Background: an optimization exercise with open tools, aiming at small area, a short achievable clock period and few clock cycles per item. Do not read the settings as production practice.
The RTL was checked by simulation tests, not by an equivalence proof against the original design.
Some runs may be left out. An edit can pass the tests and still lose a function that they never use.

--- flow/run.sh ---
#!/bin/bash
# synth_recipe.tcl (not shown) runs the flow's synth.tcl, then flattens the netlist and writes it again
# the make line also repeats each setting of config.mk as NAME=value (left out here)
make -C /OpenROAD-flow-scripts/flow DESIGN_CONFIG=/design/flow/config.mk WORK_HOME=/design/flow/orfs CLKGATE_MAP_FILE= SYNTH_SCRIPT=/design/flow/synth_recipe.tcl finish
--- flow/config.mk ---
export PLATFORM = sky130hd
export DESIGN_NAME = PixelSolver
export DESIGN_NICKNAME = PixelSolver
export VERILOG_FILES = /design/flow/design.v
export SDC_FILE = /design/flow/constraint.sdc
export NUM_CORES = 4
export LEC_CHECK = 0
export CAP_MARGIN = 20
export CORE_MARGIN = 2
export CORE_UTILIZATION = 40
export SLEW_MARGIN = 20
--- flow/constraint.sdc ---
create_clock -name core_clock -period 12.0 [get_ports {clk}]
set_input_delay 2.4000 -clock core_clock [delete_from_list [all_inputs] [get_ports {clk}]]
set_output_delay 2.4000 -clock core_clock [all_outputs]
set_load 0.01 [all_outputs]
--- flow/design.v ---
`timescale 1ns/1ps 
module PixelSolver (
  input               io_cmd_valid,
  output              io_cmd_ready,
  input      [27:0]   io_cmd_payload_x,
  input      [27:0]   io_cmd_payload_y,
  output              io_rsp_valid,
  input               io_rsp_ready,
  output     [5:0]    io_rsp_payload_iteration,
  input               clk,
  input               reset
);
  wire       [2:0]    _zz_Inserter_taskId_valueNext;
  wire       [0:0]    _zz_Inserter_taskId_valueNext_1;
  wire       [35:0]   _zz_Mulstage_output_payload_xx;
  wire       [55:0]   _zz_Mulstage_output_payload_xx_1;
  wire       [35:0]   _zz_Mulstage_output_payload_yy;
  wire       [55:0]   _zz_Mulstage_output_payload_yy_1;
  wire       [35:0]   _zz_Mulstage_output_payload_xy;
  wire       [55:0]   _zz_Mulstage_output_payload_xy_1;
  wire       [27:0]   _zz_AddStage_output_payload_x;
  wire       [28:0]   _zz_AddStage_output_payload_y;
  wire       [28:0]   _zz_AddStage_output_payload_y_1;
  wire       [28:0]   _zz_AddStage_output_payload_y_2;
  wire       [27:0]   _zz_AddStage_output_payload_done;
  wire       [27:0]   _zz_AddStage_output_payload_done_1;
  wire       [5:0]    _zz_AddStage_output_payload_iteration;
  wire       [0:0]    _zz_AddStage_output_payload_iteration_1;
  wire       [2:0]    _zz_Rounter_taskId_valueNext;
  wire       [0:0]    _zz_Rounter_taskId_valueNext_1;
  wire       [2:0]    Inserter_cmdContext_id;
  wire       [27:0]   Inserter_cmdContext_x0;
  wire       [27:0]   Inserter_cmdContext_y0;
  wire       [5:0]    Inserter_cmdContext_iteration;
  wire                Inserter_cmdContext_done;
  wire       [27:0]   Inserter_cmdContext_x;
  wire       [27:0]   Inserter_cmdContext_y;
  wire                Inserter_loopBack_valid;
  wire                Inserter_loopBack_ready;
  wire       [2:0]    Inserter_loopBack_payload_id;
  wire       [27:0]   Inserter_loopBack_payload_x0;
  wire       [27:0]   Inserter_loopBack_payload_y0;
  wire       [5:0]    Inserter_loopBack_payload_iteration;
  wire                Inserter_loopBack_payload_done;
  wire       [27:0]   Inserter_loopBack_payload_x;
  wire       [27:0]   Inserter_loopBack_payload_y;
  wire                Inserter_output_valid;
  reg                 Inserter_output_ready;
  reg        [2:0]    Inserter_output_payload_id;
  reg        [27:0]   Inserter_output_payload_x0;
  reg        [27:0]   Inserter_output_payload_y0;
  reg        [5:0]    Inserter_output_payload_iteration;
  reg                 Inserter_output_payload_done;
  reg        [27:0]   Inserter_output_payload_x;
  reg        [27:0]   Inserter_output_payload_y;
  wire                io_cmd_fire;
  reg                 Inserter_taskId_willIncrement;
  wire                Inserter_taskId_willClear;
  reg        [2:0]    Inserter_taskId_valueNext;
  reg        [2:0]    Inserter_taskId_value;
  wire                Inserter_taskId_willOverflowIfInc;
  wire                Inserter_taskId_willOverflow;
  wire                Inserter_output_m2sPipe_valid;
  wire                Inserter_output_m2sPipe_ready;
  wire       [2:0]    Inserter_output_m2sPipe_payload_id;
  wire       [27:0]   Inserter_output_m2sPipe_payload_x0;
  wire       [27:0]   Inserter_output_m2sPipe_payload_y0;
  wire       [5:0]    Inserter_output_m2sPipe_payload_iteration;
  wire                Inserter_output_m2sPipe_payload_done;
  wire       [27:0]   Inserter_output_m2sPipe_payload_x;
  wire       [27:0]   Inserter_output_m2sPipe_payload_y;
  reg                 Inserter_output_rValid;
  reg        [2:0]    Inserter_output_rData_id;
  reg        [27:0]   Inserter_output_rData_x0;
  reg        [27:0]   Inserter_output_rData_y0;
  reg        [5:0]    Inserter_output_rData_iteration;
  reg                 Inserter_output_rData_done;
  reg        [27:0]   Inserter_output_rData_x;
  reg        [27:0]   Inserter_output_rData_y;
  wire                when_Stream_l342;
  wire                Mulstage_input_valid;
  wire                Mulstage_input_ready;
  wire       [2:0]    Mulstage_input_payload_id;
  wire       [27:0]   Mulstage_input_payload_x0;
  wire       [27:0]   Mulstage_input_payload_y0;
  wire       [5:0]    Mulstage_input_payload_iteration;
  wire                Mulstage_input_payload_done;
  wire       [27:0]   Mulstage_input_payload_x;
  wire       [27:0]   Mulstage_input_payload_y;
  reg                 Inserter_output_m2sPipe_rValid;
  reg        [2:0]    Inserter_output_m2sPipe_rData_id;
  reg        [27:0]   Inserter_output_m2sPipe_rData_x0;
  reg        [27:0]   Inserter_output_m2sPipe_rData_y0;
  reg        [5:0]    Inserter_output_m2sPipe_rData_iteration;
  reg                 Inserter_output_m2sPipe_rData_done;
  reg        [27:0]   Inserter_output_m2sPipe_rData_x;
  reg        [27:0]   Inserter_output_m2sPipe_rData_y;
  wire                Mulstage_output_valid;
  reg                 Mulstage_output_ready;
  wire       [2:0]    Mulstage_output_payload_id;
  wire       [27:0]   Mulstage_output_payload_x0;
  wire       [27:0]   Mulstage_output_payload_y0;
  wire       [5:0]    Mulstage_output_payload_iteration;
  wire                Mulstage_output_payload_done;
  wire       [27:0]   Mulstage_output_payload_xx;
  wire       [27:0]   Mulstage_output_payload_yy;
  wire       [27:0]   Mulstage_output_payload_xy;
  wire                AddStage_input_valid;
  wire                AddStage_input_ready;
  wire       [2:0]    AddStage_input_payload_id;
  wire       [27:0]   AddStage_input_payload_x0;
  wire       [27:0]   AddStage_input_payload_y0;
  wire       [5:0]    AddStage_input_payload_iteration;
  wire                AddStage_input_payload_done;
  wire       [27:0]   AddStage_input_payload_xx;
  wire       [27:0]   AddStage_input_payload_yy;
  wire       [27:0]   AddStage_input_payload_xy;
  reg                 Mulstage_output_rValid;
  reg        [2:0]    Mulstage_output_rData_id;
  reg        [27:0]   Mulstage_output_rData_x0;
  reg        [27:0]   Mulstage_output_rData_y0;
  reg        [5:0]    Mulstage_output_rData_iteration;
  reg                 Mulstage_output_rData_done;
  reg        [27:0]   Mulstage_output_rData_xx;
  reg        [27:0]   Mulstage_output_rData_yy;
  reg        [27:0]   Mulstage_output_rData_xy;
  wire                when_Stream_l342_1;
  wire                AddStage_output_valid;
  reg                 AddStage_output_ready;
  wire       [2:0]    AddStage_output_payload_id;
  wire       [27:0]   AddStage_output_payload_x0;
  wire       [27:0]   AddStage_output_payload_y0;
  reg        [5:0]    AddStage_output_payload_iteration;
  reg                 AddStage_output_payload_done;
  wire       [27:0]   AddStage_output_payload_x;
  wire       [27:0]   AddStage_output_payload_y;
  wire                AddStage_output_m2sPipe_valid;
  wire                AddStage_output_m2sPipe_ready;
  wire       [2:0]    AddStage_output_m2sPipe_payload_id;
  wire       [27:0]   AddStage_output_m2sPipe_payload_x0;
  wire       [27:0]   AddStage_output_m2sPipe_payload_y0;
  wire       [5:0]    AddStage_output_m2sPipe_payload_iteration;
  wire                AddStage_output_m2sPipe_payload_done;
  wire       [27:0]   AddStage_output_m2sPipe_payload_x;
  wire       [27:0]   AddStage_output_m2sPipe_payload_y;
  reg                 AddStage_output_rValid;
  reg        [2:0]    AddStage_output_rData_id;
  reg        [27:0]   AddStage_output_rData_x0;
  reg        [27:0]   AddStage_output_rData_y0;
  reg        [5:0]    AddStage_output_rData_iteration;
  reg                 AddStage_output_rData_done;
  reg        [27:0]   AddStage_output_rData_x;
  reg        [27:0]   AddStage_output_rData_y;
  wire                when_Stream_l342_2;
  wire                Rounter_input_valid;
  wire                Rounter_input_ready;
  wire       [2:0]    Rounter_input_payload_id;
  wire       [27:0]   Rounter_input_payload_x0;
  wire       [27:0]   Rounter_input_payload_y0;
  wire       [5:0]    Rounter_input_payload_iteration;
  wire                Rounter_input_payload_done;
  wire       [27:0]   Rounter_input_payload_x;
  wire       [27:0]   Rounter_input_payload_y;
  reg                 AddStage_output_m2sPipe_rValid;
  reg        [2:0]    AddStage_output_m2sPipe_rData_id;
  reg        [27:0]   AddStage_output_m2sPipe_rData_x0;
  reg        [27:0]   AddStage_output_m2sPipe_rData_y0;
  reg        [5:0]    AddStage_output_m2sPipe_rData_iteration;
  reg                 AddStage_output_m2sPipe_rData_done;
  reg        [27:0]   AddStage_output_m2sPipe_rData_x;
  reg        [27:0]   AddStage_output_m2sPipe_rData_y;
  wire                io_rsp_fire;
  reg                 Rounter_taskId_willIncrement;
  wire                Rounter_taskId_willClear;
  reg        [2:0]    Rounter_taskId_valueNext;
  reg        [2:0]    Rounter_taskId_value;
  wire                Rounter_taskId_willOverflowIfInc;
  wire                Rounter_taskId_willOverflow;
  assign _zz_Inserter_taskId_valueNext_1 = Inserter_taskId_willIncrement;
  assign _zz_Inserter_taskId_valueNext = {2'd0, _zz_Inserter_taskId_valueNext_1};
  assign _zz_Mulstage_output_payload_xx = (_zz_Mulstage_output_payload_xx_1 >>> 20);
  assign _zz_Mulstage_output_payload_xx_1 = ($signed(Mulstage_input_payload_x) * $signed(Mulstage_input_payload_x));
  assign _zz_Mulstage_output_payload_yy = (_zz_Mulstage_output_payload_yy_1 >>> 20);
  assign _zz_Mulstage_output_payload_yy_1 = ($signed(Mulstage_input_payload_y) * $signed(Mulstage_input_payload_y));
  assign _zz_Mulstage_output_payload_xy = (_zz_Mulstage_output_payload_xy_1 >>> 20);
  assign _zz_Mulstage_output_payload_xy_1 = ($signed(Mulstage_input_payload_x) * $signed(Mulstage_input_payload_y));
  assign _zz_AddStage_output_payload_x = ($signed(AddStage_input_payload_xx) - $signed(AddStage_input_payload_yy));
  assign _zz_AddStage_output_payload_y = ($signed(_zz_AddStage_output_payload_y_1) + $signed(_zz_AddStage_output_payload_y_2));
  assign _zz_AddStage_output_payload_y_1 = ({1'd0,AddStage_input_payload_xy} <<< 1);
  assign _zz_AddStage_output_payload_y_2 = {{1{AddStage_input_payload_y0[27]}}, AddStage_input_payload_y0};
  assign _zz_AddStage_output_payload_done = 28'h0400000;
  assign _zz_AddStage_output_payload_done_1 = ($signed(AddStage_input_payload_xx) + $signed(AddStage_input_payload_yy));
  assign _zz_AddStage_output_payload_iteration_1 = (! AddStage_output_payload_done);
  assign _zz_AddStage_output_payload_iteration = {5'd0, _zz_AddStage_output_payload_iteration_1};
  assign _zz_Rounter_taskId_valueNext_1 = Rounter_taskId_willIncrement;
  assign _zz_Rounter_taskId_valueNext = {2'd0, _zz_Rounter_taskId_valueNext_1};
  assign io_cmd_fire = (io_cmd_valid && io_cmd_ready);
  always @(*) begin
    Inserter_taskId_willIncrement = 1'b0;
    if(io_cmd_fire) begin
      Inserter_taskId_willIncrement = 1'b1;
    end
  end
  assign Inserter_taskId_willClear = 1'b0;
  assign Inserter_taskId_willOverflowIfInc = (Inserter_taskId_value == 3'b111);
  assign Inserter_taskId_willOverflow = (Inserter_taskId_willOverflowIfInc && Inserter_taskId_willIncrement);
  always @(*) begin
    Inserter_taskId_valueNext = (Inserter_taskId_value + _zz_Inserter_taskId_valueNext);
    if(Inserter_taskId_willClear) begin
      Inserter_taskId_valueNext = 3'b000;
    end
  end
  assign Inserter_cmdContext_id = Inserter_taskId_value;
  assign Inserter_cmdContext_x0 = io_cmd_payload_x;
  assign Inserter_cmdContext_y0 = io_cmd_payload_y;
  assign Inserter_cmdContext_x = 28'h0;
  assign Inserter_cmdContext_y = 28'h0;
  assign Inserter_cmdContext_iteration = 6'h0;
  assign Inserter_cmdContext_done = 1'b0;
  assign Inserter_output_valid = (io_cmd_valid || Inserter_loopBack_valid);
  always @(*) begin
    if(Inserter_loopBack_valid) begin
      Inserter_output_payload_id = Inserter_loopBack_payload_id;
    end else begin
      Inserter_output_payload_id = Inserter_cmdContext_id;
    end
  end
  always @(*) begin
    if(Inserter_loopBack_valid) begin
      Inserter_output_payload_x0 = Inserter_loopBack_payload_x0;
    end else begin
      Inserter_output_payload_x0 = Inserter_cmdContext_x0;
    end
  end
  always @(*) begin
    if(Inserter_loopBack_valid) begin
      Inserter_output_payload_y0 = Inserter_loopBack_payload_y0;
    end else begin
      Inserter_output_payload_y0 = Inserter_cmdContext_y0;
    end
  end
  always @(*) begin
    if(Inserter_loopBack_valid) begin
      Inserter_output_payload_iteration = Inserter_loopBack_payload_iteration;
    end else begin
      Inserter_output_payload_iteration = Inserter_cmdContext_iteration;
    end
  end
  always @(*) begin
    if(Inserter_loopBack_valid) begin
      Inserter_output_payload_done = Inserter_loopBack_payload_done;
    end else begin
      Inserter_output_payload_done = Inserter_cmdContext_done;
    end
  end
  always @(*) begin
    if(Inserter_loopBack_valid) begin
      Inserter_output_payload_x = Inserter_loopBack_payload_x;
    end else begin
      Inserter_output_payload_x = Inserter_cmdContext_x;
    end
  end
  always @(*) begin
    if(Inserter_loopBack_valid) begin
      Inserter_output_payload_y = Inserter_loopBack_payload_y;
    end else begin
      Inserter_output_payload_y = Inserter_cmdContext_y;
    end
  end
  assign io_cmd_ready = (! Inserter_loopBack_valid);
  assign Inserter_loopBack_ready = Inserter_output_ready;
  always @(*) begin
    Inserter_output_ready = Inserter_output_m2sPipe_ready;
    if(when_Stream_l342) begin
      Inserter_output_ready = 1'b1;
    end
  end
  assign when_Stream_l342 = (! Inserter_output_m2sPipe_valid);
  assign Inserter_output_m2sPipe_valid = Inserter_output_rValid;
  assign Inserter_output_m2sPipe_payload_id = Inserter_output_rData_id;
  assign Inserter_output_m2sPipe_payload_x0 = Inserter_output_rData_x0;
  assign Inserter_output_m2sPipe_payload_y0 = Inserter_output_rData_y0;
  assign Inserter_output_m2sPipe_payload_iteration = Inserter_output_rData_iteration;
  assign Inserter_output_m2sPipe_payload_done = Inserter_output_rData_done;
  assign Inserter_output_m2sPipe_payload_x = Inserter_output_rData_x;
  assign Inserter_output_m2sPipe_payload_y = Inserter_output_rData_y;
  assign Inserter_output_m2sPipe_ready = (! Inserter_output_m2sPipe_rValid);
  assign Mulstage_input_valid = (Inserter_output_m2sPipe_valid || Inserter_output_m2sPipe_rValid);
  assign Mulstage_input_payload_id = (Inserter_output_m2sPipe_rValid ? Inserter_output_m2sPipe_rData_id : Inserter_output_m2sPipe_payload_id);
  assign Mulstage_input_payload_x0 = (Inserter_output_m2sPipe_rValid ? Inserter_output_m2sPipe_rData_x0 : Inserter_output_m2sPipe_payload_x0);
  assign Mulstage_input_payload_y0 = (Inserter_output_m2sPipe_rValid ? Inserter_output_m2sPipe_rData_y0 : Inserter_output_m2sPipe_payload_y0);
  assign Mulstage_input_payload_iteration = (Inserter_output_m2sPipe_rValid ? Inserter_output_m2sPipe_rData_iteration : Inserter_output_m2sPipe_payload_iteration);
  assign Mulstage_input_payload_done = (Inserter_output_m2sPipe_rValid ? Inserter_output_m2sPipe_rData_done : Inserter_output_m2sPipe_payload_done);
  assign Mulstage_input_payload_x = (Inserter_output_m2sPipe_rValid ? Inserter_output_m2sPipe_rData_x : Inserter_output_m2sPipe_payload_x);
  assign Mulstage_input_payload_y = (Inserter_output_m2sPipe_rValid ? Inserter_output_m2sPipe_rData_y : Inserter_output_m2sPipe_payload_y);
  assign Mulstage_output_valid = Mulstage_input_valid;
  assign Mulstage_output_payload_id = Mulstage_input_payload_id;
  assign Mulstage_output_payload_x0 = Mulstage_input_payload_x0;
  assign Mulstage_output_payload_y0 = Mulstage_input_payload_y0;
  assign Mulstage_output_payload_iteration = Mulstage_input_payload_iteration;
  assign Mulstage_output_payload_done = Mulstage_input_payload_done;
  assign Mulstage_output_payload_xx = _zz_Mulstage_output_payload_xx[27:0];
  assign Mulstage_output_payload_yy = _zz_Mulstage_output_payload_yy[27:0];
  assign Mulstage_output_payload_xy = _zz_Mulstage_output_payload_xy[27:0];
  assign Mulstage_input_ready = Mulstage_output_ready;
  always @(*) begin
    Mulstage_output_ready = AddStage_input_ready;
    if(when_Stream_l342_1) begin
      Mulstage_output_ready = 1'b1;
    end
  end
  assign when_Stream_l342_1 = (! AddStage_input_valid);
  assign AddStage_input_valid = Mulstage_output_rValid;
  assign AddStage_input_payload_id = Mulstage_output_rData_id;
  assign AddStage_input_payload_x0 = Mulstage_output_rData_x0;
  assign AddStage_input_payload_y0 = Mulstage_output_rData_y0;
  assign AddStage_input_payload_iteration = Mulstage_output_rData_iteration;
  assign AddStage_input_payload_done = Mulstage_output_rData_done;
  assign AddStage_input_payload_xx = Mulstage_output_rData_xx;
  assign AddStage_input_payload_yy = Mulstage_output_rData_yy;
  assign AddStage_input_payload_xy = Mulstage_output_rData_xy;
  assign AddStage_output_valid = AddStage_input_valid;
  assign AddStage_output_payload_id = AddStage_input_payload_id;
  assign AddStage_output_payload_x0 = AddStage_input_payload_x0;
  assign AddStage_output_payload_y0 = AddStage_input_payload_y0;
  always @(*) begin
    AddStage_output_payload_iteration = AddStage_input_payload_iteration;
    AddStage_output_payload_iteration = (AddStage_input_payload_iteration + _zz_AddStage_output_payload_iteration);
  end
  always @(*) begin
    AddStage_output_payload_done = AddStage_input_payload_done;
    AddStage_output_payload_done = ((AddStage_input_payload_done || ($signed(_zz_AddStage_output_payload_done) <= $signed(_zz_AddStage_output_payload_done_1))) || (AddStage_input_payload_iteration == 6'h3f));
  end
  assign AddStage_output_payload_x = ($signed(_zz_AddStage_output_payload_x) + $signed(AddStage_input_payload_x0));
  assign AddStage_output_payload_y = _zz_AddStage_output_payload_y[27:0];
  assign AddStage_input_ready = AddStage_output_ready;
  always @(*) begin
    AddStage_output_ready = AddStage_output_m2sPipe_ready;
    if(when_Stream_l342_2) begin
      AddStage_output_ready = 1'b1;
    end
  end
  assign when_Stream_l342_2 = (! AddStage_output_m2sPipe_valid);
  assign AddStage_output_m2sPipe_valid = AddStage_output_rValid;
  assign AddStage_output_m2sPipe_payload_id = AddStage_output_rData_id;
  assign AddStage_output_m2sPipe_payload_x0 = AddStage_output_rData_x0;
  assign AddStage_output_m2sPipe_payload_y0 = AddStage_output_rData_y0;
  assign AddStage_output_m2sPipe_payload_iteration = AddStage_output_rData_iteration;
  assign AddStage_output_m2sPipe_payload_done = AddStage_output_rData_done;
  assign AddStage_output_m2sPipe_payload_x = AddStage_output_rData_x;
  assign AddStage_output_m2sPipe_payload_y = AddStage_output_rData_y;
  assign AddStage_output_m2sPipe_ready = (! AddStage_output_m2sPipe_rValid);
  assign Rounter_input_valid = (AddStage_output_m2sPipe_valid || AddStage_output_m2sPipe_rValid);
  assign Rounter_input_payload_id = (AddStage_output_m2sPipe_rValid ? AddStage_output_m2sPipe_rData_id : AddStage_output_m2sPipe_payload_id);
  assign Rounter_input_payload_x0 = (AddStage_output_m2sPipe_rValid ? AddStage_output_m2sPipe_rData_x0 : AddStage_output_m2sPipe_payload_x0);
  assign Rounter_input_payload_y0 = (AddStage_output_m2sPipe_rValid ? AddStage_output_m2sPipe_rData_y0 : AddStage_output_m2sPipe_payload_y0);
  assign Rounter_input_payload_iteration = (AddStage_output_m2sPipe_rValid ? AddStage_output_m2sPipe_rData_iteration : AddStage_output_m2sPipe_payload_iteration);
  assign Rounter_input_payload_done = (AddStage_output_m2sPipe_rValid ? AddStage_output_m2sPipe_rData_done : AddStage_output_m2sPipe_payload_done);
  assign Rounter_input_payload_x = (AddStage_output_m2sPipe_rValid ? AddStage_output_m2sPipe_rData_x : AddStage_output_m2sPipe_payload_x);
  assign Rounter_input_payload_y = (AddStage_output_m2sPipe_rValid ? AddStage_output_m2sPipe_rData_y : AddStage_output_m2sPipe_payload_y);
  assign io_rsp_fire = (io_rsp_valid && io_rsp_ready);
  always @(*) begin
    Rounter_taskId_willIncrement = 1'b0;
    if(io_rsp_fire) begin
      Rounter_taskId_willIncrement = 1'b1;
    end
  end
  assign Rounter_taskId_willClear = 1'b0;
  assign Rounter_taskId_willOverflowIfInc = (Rounter_taskId_value == 3'b111);
  assign Rounter_taskId_willOverflow = (Rounter_taskId_willOverflowIfInc && Rounter_taskId_willIncrement);
  always @(*) begin
    Rounter_taskId_valueNext = (Rounter_taskId_value + _zz_Rounter_taskId_valueNext);
    if(Rounter_taskId_willClear) begin
      Rounter_taskId_valueNext = 3'b000;
    end
  end
  assign io_rsp_valid = ((Rounter_input_valid && Rounter_input_payload_done) && (Rounter_taskId_value == Rounter_input_payload_id));
  assign io_rsp_payload_iteration = Rounter_input_payload_iteration;
  assign Inserter_loopBack_valid = (Rounter_input_valid && ((! (Rounter_input_payload_done && (Rounter_taskId_value == Rounter_input_payload_id))) || (! io_rsp_ready)));
  assign Inserter_loopBack_payload_id = Rounter_input_payload_id;
  assign Inserter_loopBack_payload_x0 = Rounter_input_payload_x0;
  assign Inserter_loopBack_payload_y0 = Rounter_input_payload_y0;
  assign Inserter_loopBack_payload_iteration = Rounter_input_payload_iteration;
  assign Inserter_loopBack_payload_done = Rounter_input_payload_done;
  assign Inserter_loopBack_payload_x = Rounter_input_payload_x;
  assign Inserter_loopBack_payload_y = Rounter_input_payload_y;
  assign Rounter_input_ready = (io_rsp_ready || Inserter_loopBack_valid);
  always @(posedge clk or posedge reset) begin
    if(reset) begin
      Inserter_taskId_value <= 3'b000;
      Inserter_output_rValid <= 1'b0;
      Inserter_output_m2sPipe_rValid <= 1'b0;
      Mulstage_output_rValid <= 1'b0;
      AddStage_output_rValid <= 1'b0;
      AddStage_output_m2sPipe_rValid <= 1'b0;
      Rounter_taskId_value <= 3'b000;
    end else begin
      Inserter_taskId_value <= Inserter_taskId_valueNext;
      if(Inserter_output_ready) begin
        Inserter_output_rValid <= Inserter_output_valid;
      end
      if(Inserter_output_m2sPipe_valid) begin
        Inserter_output_m2sPipe_rValid <= 1'b1;
      end
      if(Mulstage_input_ready) begin
        Inserter_output_m2sPipe_rValid <= 1'b0;
      end
      if(Mulstage_output_ready) begin
        Mulstage_output_rValid <= Mulstage_output_valid;
      end
      if(AddStage_output_ready) begin
        AddStage_output_rValid <= AddStage_output_valid;
      end
      if(AddStage_output_m2sPipe_valid) begin
        AddStage_output_m2sPipe_rValid <= 1'b1;
      end
      if(Rounter_input_ready) begin
        AddStage_output_m2sPipe_rValid <= 1'b0;
      end
      Rounter_taskId_value <= Rounter_taskId_valueNext;
    end
  end
  always @(posedge clk) begin
    if(Inserter_output_ready) begin
      Inserter_output_rData_id <= Inserter_output_payload_id;
      Inserter_output_rData_x0 <= Inserter_output_payload_x0;
      Inserter_output_rData_y0 <= Inserter_output_payload_y0;
      Inserter_output_rData_iteration <= Inserter_output_payload_iteration;
      Inserter_output_rData_done <= Inserter_output_payload_done;
      Inserter_output_rData_x <= Inserter_output_payload_x;
      Inserter_output_rData_y <= Inserter_output_payload_y;
    end
    if(Inserter_output_m2sPipe_ready) begin
      Inserter_output_m2sPipe_rData_id <= Inserter_output_m2sPipe_payload_id;
      Inserter_output_m2sPipe_rData_x0 <= Inserter_output_m2sPipe_payload_x0;
      Inserter_output_m2sPipe_rData_y0 <= Inserter_output_m2sPipe_payload_y0;
      Inserter_output_m2sPipe_rData_iteration <= Inserter_output_m2sPipe_payload_iteration;
      Inserter_output_m2sPipe_rData_done <= Inserter_output_m2sPipe_payload_done;
      Inserter_output_m2sPipe_rData_x <= Inserter_output_m2sPipe_payload_x;
      Inserter_output_m2sPipe_rData_y <= Inserter_output_m2sPipe_payload_y;
    end
    if(Mulstage_output_ready) begin
      Mulstage_output_rData_id <= Mulstage_output_payload_id;
      Mulstage_output_rData_x0 <= Mulstage_output_payload_x0;
      Mulstage_output_rData_y0 <= Mulstage_output_payload_y0;
      Mulstage_output_rData_iteration <= Mulstage_output_payload_iteration;
      Mulstage_output_rData_done <= Mulstage_output_payload_done;
      Mulstage_output_rData_xx <= Mulstage_output_payload_xx;
      Mulstage_output_rData_yy <= Mulstage_output_payload_yy;
      Mulstage_output_rData_xy <= Mulstage_output_payload_xy;
    end
    if(AddStage_output_ready) begin
      AddStage_output_rData_id <= AddStage_output_payload_id;
      AddStage_output_rData_x0 <= AddStage_output_payload_x0;
      AddStage_output_rData_y0 <= AddStage_output_payload_y0;
      AddStage_output_rData_iteration <= AddStage_output_payload_iteration;
      AddStage_output_rData_done <= AddStage_output_payload_done;
      AddStage_output_rData_x <= AddStage_output_payload_x;
      AddStage_output_rData_y <= AddStage_output_payload_y;
    end
    if(AddStage_output_m2sPipe_ready) begin
      AddStage_output_m2sPipe_rData_id <= AddStage_output_m2sPipe_payload_id;
      AddStage_output_m2sPipe_rData_x0 <= AddStage_output_m2sPipe_payload_x0;
      AddStage_output_m2sPipe_rData_y0 <= AddStage_output_m2sPipe_payload_y0;
      AddStage_output_m2sPipe_rData_iteration <= AddStage_output_m2sPipe_payload_iteration;
      AddStage_output_m2sPipe_rData_done <= AddStage_output_m2sPipe_payload_done;
      AddStage_output_m2sPipe_rData_x <= AddStage_output_m2sPipe_payload_x;
      AddStage_output_m2sPipe_rData_y <= AddStage_output_m2sPipe_payload_y;
    end
  end
endmodule
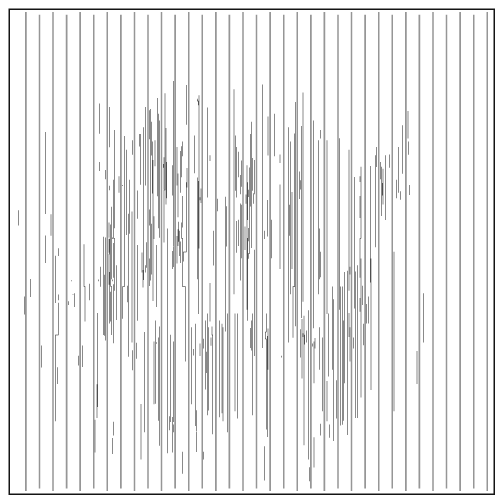
Figure 1: run 1, met4 routing.
(1 px per um) Supply wires on this layer in grey.
nets with wire on the layer: 184
share of all routed wire: 6.2%
wire length on this layer: 16100 um

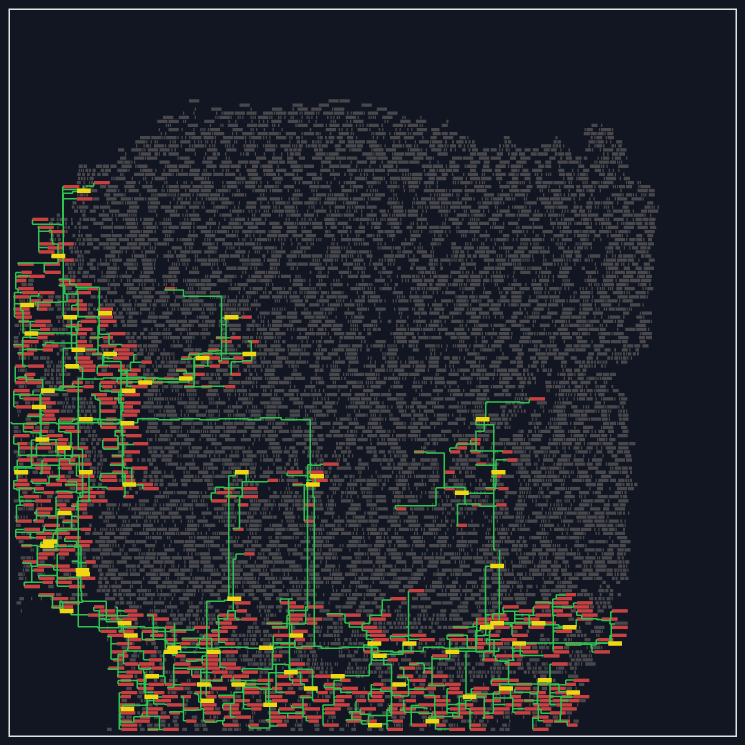
Figure 2: run 1, clock wires, drivers and flops.
(1.5 px per um)
[green] clock wires | length: 8860 um
[yellow] clock drivers | count: 72
[red] flip-flops | count: 647
routed clock nets: 73
clock skew: 0.07419 ns
clock latency (worst-skew pair): 0.71 ns

==> flow_summary_export.csv, run 1 <==
group,metric,value,unit
final_layout,fill_cells,21820,
synth,ys_seq_elements,647,
grt,grt_max_degree,91,
final_layout,final_cell_count_no_fill,12040,
route,wire_per_inst,21.55,um
worst_setup_path,arrival,10.72,ns
worst_setup_path,crit-reg2reg-launch,"Inserter_output_m2sPipe_rValid",
placement,dpl.cell_count,11900,
cts,cts_tree,"built",
synth,avgSynthCellArea,10.23,um^2
cts,cts.root.buffer_cell,"clkbuf_16",
floorplan,pin_count,68,
worst_hold_path,hp-start,"Mulstage_output_rData_x0[12]",
cts,htreeDepth,3,
synth,ys.flop_type,"edfxtp_1",
worst_setup_path,max_stage_delay,0.84,ns
sta,slew_viol_final,0,
worst_setup_path,end_kind,"flip-flop",
sta,layout_min_cycle_time,10.28,ns
cts,cts_hold_buf,0,
worst_setup_path,crit_required,12.44,ns
synth,synthTopCellsByArea,"fa_1, edfxtp_1, inv_1",
worst_hold_path,min_path_type,"reg2reg",
route,route.final.wire_length,259.4,mm
worst_hold_path,whs_endpoint,"AddStage_output_rData_x0[12]",
route,via_per_inst,5.092,
synth,synth_edf_count,392,
synth,yosysSeqAreaShare,0.1840,
placement,globalplace.congestion,0.9656,
synth,syn_inst,8991,
cts,clk_pin_slew,0.06,ns
cts,post-cts-setup-buffers,0,
synth,syn_area,92010,um^2
synth,syn_nets,11720,
outcome,outcome,"finished clean",
worst_setup_path,start_kind,"flip-flop",
worst_setup_path,r2r_cells,26,
final_layout,synthToLayoutAreaGrowth,8.084,%
synth,yosysTopAreaCell,"fa_1",
cts,cts_buffer_depth,3,
cts,cts-resized-gates,0,
grt,grt_pass1_vias,67350,
sta,setup_viol,0,
sta,worst_hold_slack,0.4147,ns
grt,grt_pass1_wl,402.4,mm
synth,netlist.area_leader.share,0.4513,
final_layout,drive_gt1_frac,0.05984,
final_layout,final_util,0.4338,
worst_setup_path,crit_buf_inv,5,
worst_setup_path,reg2reg_slack,1.72,ns
placement,io_buffers,67,
sta,finalHoldViolations,0,
worst_setup_path,critPathMaxFanout,31,
synth,yosys.cell_count.top_type,"inv_1",
worst_hold_path,min_delay_path_depth,0,
route,initialDrtViolationCount,4721,
sta,max_freq,97.25,MHz
sta,rsz0062_at_grt,"false",
worst_setup_path,critPathTopFamily,"adder cells",
worst_setup_path,worstReg2RegEnd,"Mulstage_output_rData_yy[27]",
flow_run,cap_violations,0,
sta,tightestPinTransition,1.124,ns
floorplan,initial_utilization,0.4014,
synth,synth_warnings,1,
synth,synthArstFlopShare,0.01700,
worst_setup_path,path_class,"reg2reg",
route,via_count,61290,
route,drc,0,
synth,ys_types,78,
sta,fin_crit_sh,0.8569,
floorplan,die_y,483.6,um
grt,grt_use_total,0.2275,
route,drtPass1Iterations,6,
synth,netlist_top_cells_count,"inv_1, fa_1, nand2_1, nor2_1, ha_1",
placement,hpwlAfterDp,203.7,mm
grt,overflow,0,
cts,cts_made_buffers,72,
grt,antenna_found_initial,9,
cts,clock-sinks,647,
worst_setup_path,critPathMostFrequentCell,"fa_1",
route,antenna_left,0,
floorplan,dieArea,233900,um^2
final_layout,nets,11680,
sta,fin_setup_tns,0,ns
floorplan,core_area,229200,um^2
sta,slew_headroom,0.2470,
worst_setup_path,crit_slowest_cell,"mux2i_2",
floorplan,fp-row-count,176,
floorplan,die_w,483.6,um
Testbench counts for the RTL of run 1, summed over its fixed seeds: cycles 69,599, pixels 2,048.
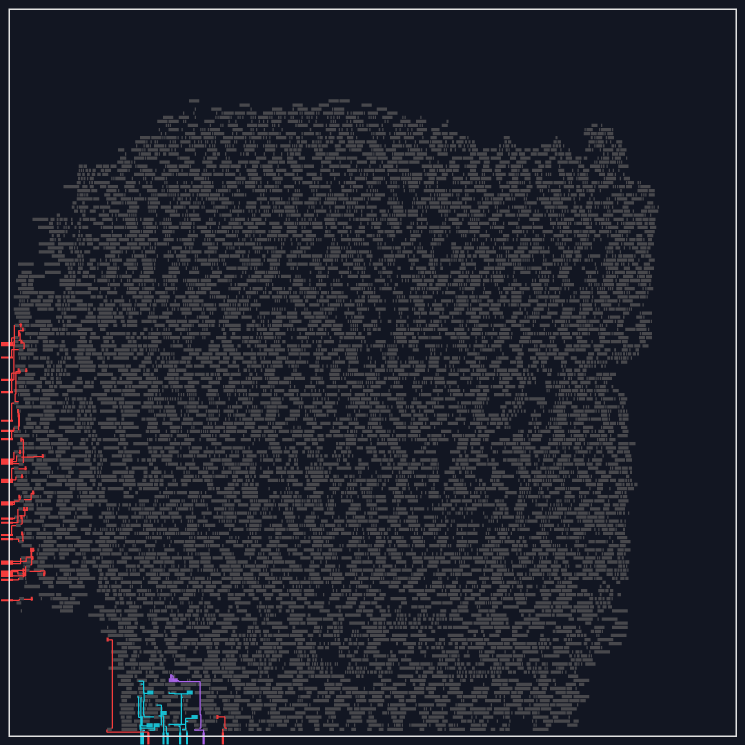
Figure 3: run 1, I/O nets highlighted.
(1.5 px per um)
| colour | port | direction | end cells | buffers | wire |
|---|---|---|---|---|---|
| cyan | `io_rsp_payload_iteration` | output | 6 | 6 | 232 um |
| red | `io_cmd_payload_y` | input | 28 | 28 | 564 um |
| purple | `io_rsp_ready` | input | 2 | 1 | 64.5 um |

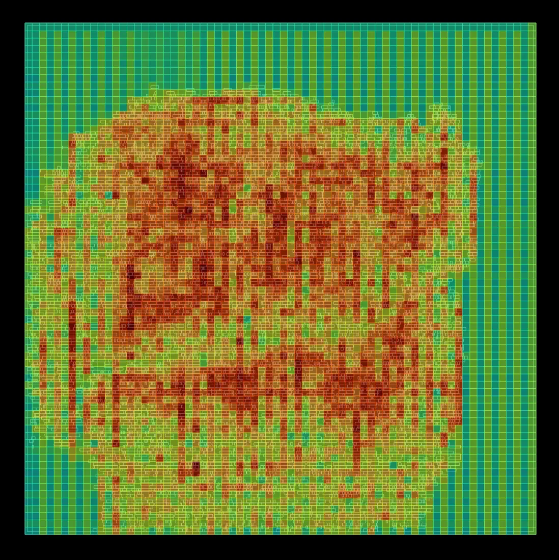
Figure 4: run 1, routing congestion map.
grt met1 use: 0.2919
Top Usage Layer GRT: met2

run 1: cell type report:
cell class | instances | area [um^2] | area share
Clock buffer | 98 | 1991 | 0.02002
Antenna cell | 4 | 10.01 | 0.0001007
Multi-Input combinational cell | 5701 | 65750 | 0.6612
Clock inverter | 36 | 445.4 | 0.004479
Inverter | 2309 | 8667 | 0.08715
Timing Repair Buffer | 217 | 1858 | 0.01868
Tap cell | 3026 | 3786 | 0.03807
Sequential cell | 647 | 16940 | 0.1703
run 1: kinds of logic (layout without fill, tap and decap cells):
| kind of cell | Yosys count | after routing | share of synthesized area |
|---|---|---|---|
| adders and majority gates | 2678 | 2678 | 0.5332 |
| buffers and inverters | 2643 | 2660 | 0.1081 |
| and+or+nand+nor | 2085 | 2085 | 0.09083 |
| DFF | 647 | 647 | 0.1840 |
| AOI/OAI and AO/OA | 454 | 454 | 0.03207 |
| muxes | 243 | 243 | 0.02894 |
| xor gates and xnor gates | 240 | 240 | 0.02285 |
| other | 1 | 5 | 0.00004076 |
run 1: flip-flops by register name, indices dropped and copies added, names as in the netlist, 27 cells and up:
name,count
Mulstage_output_rData_y0,28
AddStage_input_payload_xy,27
Inserter_output_rData_x,28
Inserter_output_m2sPipe_rData_y,28
Inserter_output_rData_y,28
Inserter_output_m2sPipe_rData_x,28
AddStage_output_rData_x,28
Mulstage_output_rData_xx,28
AddStage_output_rData_y,27
AddStage_output_rData_x0,28
Inserter_output_m2sPipe_rData_y0,28
AddStage_output_m2sPipe_rData_y0,28
AddStage_output_m2sPipe_rData_x0,28
Inserter_output_m2sPipe_rData_x0,28
AddStage_output_m2sPipe_rData_y,28
Mulstage_output_rData_x0,28
AddStage_output_rData_y0,28
Inserter_output_rData_y0,28
Mulstage_output_rData_yy,28
Inserter_output_rData_x0,28
AddStage_output_m2sPipe_rData_x,28
run 1: routing by layer:
layer | routed length, um | track usage
met5 | 67 | 0
met4 | 16130 | 0.1117
met3 | 22190 | 0.04613
met2 | 120500 | 0.3677
met1 | 100500 | 0.2919
run 1: how the worst max path moves through the flow:
stage                              startpoint  cells past startpoint                            to
2_1_floorplan  Inserter_output_m2sPipe_rValid                     31  Mulstage_output_rData_xx[24]
3_3_place_gp   Inserter_output_m2sPipe_rValid                     26  Mulstage_output_rData_yy[27]
3_5_place_dp   Inserter_output_m2sPipe_rValid                     26  Mulstage_output_rData_yy[27]
4_1_cts        Inserter_output_m2sPipe_rValid                     25  Mulstage_output_rData_yy[14]
5_1_grt        Inserter_output_m2sPipe_rValid                     28  Mulstage_output_rData_yy[27]
6_report       Inserter_output_m2sPipe_rValid                     26  Mulstage_output_rData_yy[27]
run 1: layout by cell type, fill, tap and decap left out, types with 6 or more instances in the layout:
master           count
nor3_1              37
maj3_1               8
inv_2               10
o21ai_0             79
nor2_1             859
a31o_2               9
nand2_1            994
inv_1             2282
mux2_2             184
a21o_1              61
a21oi_1            142
o211ai_1            12
nor2b_1             28
a211oi_1            13
edfxtp_1           392
ha_1               596
clkbuf_8             7
a211o_1              6
xnor2_1            180
nand3_1             29
clkinv_2            12
dfrtp_1              9
xor2_1              57
clkbuf_1            18
buf_4              145
o21a_1              38
fa_1              2074
clkdlybuf4s50_1     67
dfxtp_1            244
or3_1                6
a31oi_1             17
and3_1               7
clkinv_1            21
nand4_1             23
o21bai_1            16
and2_1              66
clkbuf_16           73
nand2b_1            17
mux2i_2             16
mux2i_4             38
run 1: stage by stage:
step                worst slack (ns)  area [um^2]
floorplan                      3.114        92010
global placement               1.957        96970
detailed placement             1.849        97000
CTS                            1.814        99430
global route                   1.379        99440
finish                         1.718        99450
## Run 2: large edit since run 1, in outline
flow/design.v: 471 -> 9575 lines; modules unchanged: 0
  PixelSolver: edited, 470 -> 9574 lines
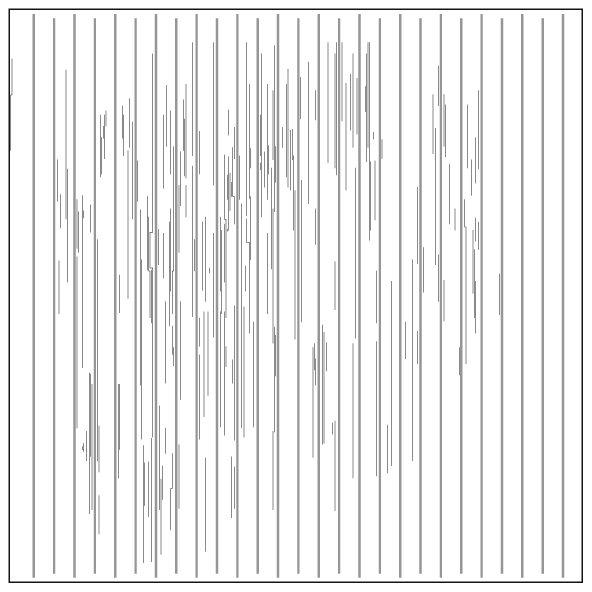
Figure 5: run 2, met4 routing.
(1.5 px per um) Supply wires on this layer in grey.
wire length on this layer: 10000 um
nets with wire on the layer: 143
longest straight run: 150 um
via count: 40.60k
final WL: 179.2 mm

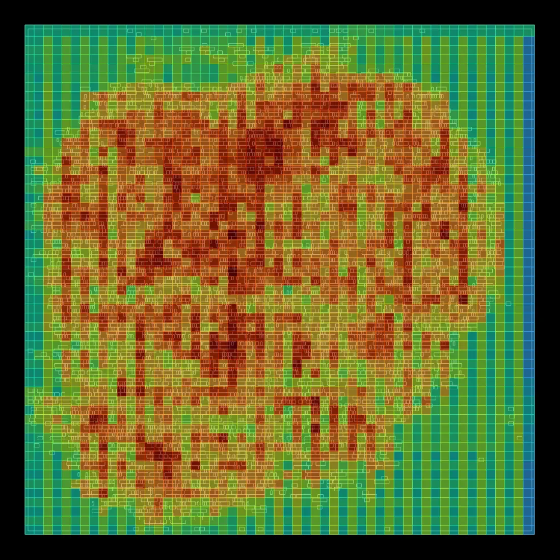
Figure 6: run 2, routing congestion map.
grt met1 use: 0.3295
Global Route Usage Sum: 0.2552

==> flow_summary_export.csv, run 2 <==
group,metric,value,unit
outcome,check.faults,"setup timing",
worst_setup_path,r2r_cells,46,
worst_setup_path,worstReg2RegEnd,"bx[0]",
worst_setup_path,crit-reg2reg-launch,"y[1]",
route,initialDrtViolationCount,3032,
floorplan,die_w,381.0,um
synth,ys_types,78,
sta,rsz0062_at_grt,"true",
synth,synth_top_family_by_area,"adder cells",
synth,yosysTopAreaCell,"fa_1",
route,drc,0,
synth,synth-simple-area-share,0.1365,
route,drtPass1Iterations,6,
route,via_per_inst,5.164,
placement,placed_area,61140,um^2
placement,globalplace.congestion,0.9108,
floorplan,core_area,141400,um^2
cts,clock-sinks,183,
worst_hold_path,min_delay_path_depth,2,
placement,hpwlAfterDp,136.1,mm
cts,cts_made_buffers,17,
worst_setup_path,crit_slowest_cell,"edfxtp_1",
synth,syn_nets,7651,
worst_setup_path,start_kind,"flip-flop",
worst_setup_path,crit_required,12.25,ns
synth,synthXorXnorAreaFrac,0.01487,
synth,netlist.area_leader.share,0.5439,
grt,grt_max_degree,62,
worst_setup_path,path_class,"reg2reg",
worst_setup_path,reg2reg_slack,-1.72,ns
synth,synth_compound_area_frac,0.02792,
floorplan,initial_utilization,0.4021,
worst_setup_path,max_stage_delay,0.53,ns
route,wire_per_inst,22.80,um
final_layout,final_util,0.4439,
sta,worst_slack,-1.724,ns
final_layout,fill_cells,13550,
cts,cts_buffer_depth,2,
synth,yosys.cell_count.top_type,"fa_1",
worst_setup_path,critPathMaxFanout,23,
worst_setup_path,critPathMostFrequentCell,"fa_2",
cts,cts_hold_buf,0,
worst_hold_path,whs_endpoint,"it[1]",
synth,synthTopCellsByArea,"fa_1, inv_1, edfxtp_1",
cts,clk_pin_slew,0.08,ns
floorplan,fp-row-count,138,
outcome,outcome,"failed layout checks",
synth,synth_warnings,1,
final_layout,synthToLayoutAreaGrowth,10.40,%
worst_setup_path,critPathTopFamily,"adder cells",
cts,clk_latency,0.56,ns
floorplan,pin_count,68,
sta,slew_headroom,0.3243,
grt,grt_pass1_wl,275.0,mm
sta,max_freq,72.86,MHz
placement,io_buffers,67,
synth,synth_fa_ha_area_frac,0.5848,
worst_hold_path,min_path_type,"reg2reg",
worst_setup_path,arrival,13.98,ns
grt,overflow,0,
final_layout,drive_gt1_frac,0.09450,
sta,setup_viol,245,
grt,antenna_found_initial,7,
grt,grt_pass1_vias,44700,
synth,syn_area,56870,um^2
cts,cts.root.buffer_cell,"clkbuf_16",
cts,cts_tree,"built",
floorplan,dieArea,145200,um^2
sta,slew_viol_final,0,
worst_hold_path,hp-start,"it[1]",
sta,finalHoldViolations,0,
final_layout,nets,7746,
synth,ys.flop_type,"edfxtp_1",
sta,layout_min_cycle_time,13.72,ns
sta,worst_clock_skew,0.02022,ns
final_layout,layout_commonest_cell,"fa_1",
synth,ys_seq_elements,183,
worst_setup_path,crit_buf_inv,5,
synth,synth_edf_count,174,
cts,htreeDepth,4,
final_layout,final_cell_mix,"fa_1, inv_1, nand2_1",
Testbench counts for the RTL of run 2, summed over its fixed seeds: cycles 16,063, pixels 2,048.
run 2: changes by cell type after synthesis, sizes merged, moves of 55 or more:
cell    previous run  this run
a21oi            146        64
mux2             184       106
inv             2292      1455
xnor2            182        70
edfxtp           392       174
nor2             859       147
mux2i             59         4
dfxtp            244         6
and2              66       374
fa              2074      1545
ha               596       186
run 2: layout make-up:
class | count | area [um^2] | area share
clock buffers | 18 | 429.2 | 0.006836
well taps | 1890 | 2365 | 0.03767
multi-input cells | 3889 | 45140 | 0.7191
clock inverters | 14 | 135.1 | 0.002152
diodes | 4 | 10.01 | 0.0001594
repair buffers | 396 | 3737 | 0.05953
flip-flops and latches | 183 | 5424 | 0.08640
inverters | 1468 | 5537 | 0.08819
run 2: worst max path at each step:
stage / from / slack [ns] / to / cells after the start
finish: y[1] / -1.72 / bx[0] / 46
detailed placement: y[1] / -1.79 / y[12] / 44
CTS: y[1] / -1.66 / y[12] / 46
global placement: y[1] / -1.66 / y[4] / 46
floorplan: y[3] / -2.07 / bx[0] / 45
global route: y[1] / -2.04 / x0[24] / 49
run 2: worst register-to-register path: cells and delay by family, from the launching register on:
family | cells | cell delay, ns
buffers and inverters | 5 | 0.61
AOI/OAI and AO/OA | 9 | 1.89
xor gates and xnor gates | 1 | 0.17
DFF | 1 | 0.53
and+or+nand+nor | 3 | 0.60
adders and majority gates | 28 | 9.56
run 2: timing repair:
| action | CTS | global route |
|---|---|---|
| gates cloned | 11 | 3 |
| setup endpoints to repair | 245 | 245 |
| resized for setup | 57 | 42 |
| setup buffers | 28 | 18 |
| pin swaps | 3 | 1 |
run 2: kinds of logic (layout without fill, tap and decap cells):
family | Yosys count | after routing
buffers and inverters | 1788 | 1896
XOR/XNOR | 94 | 94
AND/OR/NAND/NOR | 1718 | 1718
other | 0 | 4
multiplexers | 110 | 110
AO/OA/AOI/OAI | 236 | 236
flip-flops | 183 | 183
adder cells (fa/ha/maj) | 1731 | 1731
run 2: metal layers:
layer / wire [um] / vias up / share of wire / global-route usage
met1: 68500 / 21230 / 0.38 / 0.3295
met4: 10030 / 0 / 0.056 / 0.1248
met2: 85100 / 1896 / 0.47 / 0.4116
met5: 0 / - / 0 / 0
li1: - / 17050 / - / -
met3: 15570 / 432 / 0.087 / 0.05008
run 2: per-stage QoR:
step | worst slack (ns) | TNS [ns] | instances | hold slack (ns)
global placement | -1.659 | -373.70 | 7772 | 0.5294
global route | -2.039 | -467.36 | 7858 | 0.5750
CTS | -1.664 | -375.23 | 7844 | 0.5391
detailed placement | -1.792 | -394.83 | 7773 | 0.5232
floorplan | -2.069 | -302.10 | 5860 | 0.4772
finish | -1.724 | -388.69 | 7862 | 0.5488

## separate check: timing with driven ports
How much do the figures lean on ideal ports? The routed layouts below were timed once more, with nothing changed but the port constraints.
Step 1 (the two cells are an assumption about what drives the block):
set clk [get_ports {clk}]
set_driving_cell -lib_cell sky130_fd_sc_hd__clkbuf_16 $clk
set_driving_cell -lib_cell sky130_fd_sc_hd__buf_2 [delete_from_list [all_inputs] $clk]
Step 2 also shifts input and output timing later by t, the mid clock arrival at the registers, as if the neighbouring blocks saw the same clock.
a / b / c = ideal / step 1 / step 2; a / b = the first two.
run	t, ns	setup WS [ns]	hold WS [ns]	pins driven straight from the clock port
run 1	0.738	1.718 / 1.718 / 1.718	0.415 / 0.415 / 0.415	1
run 2	0.622	-1.724 / -1.724 / -1.724	0.549 / 0.549 / 0.549	1
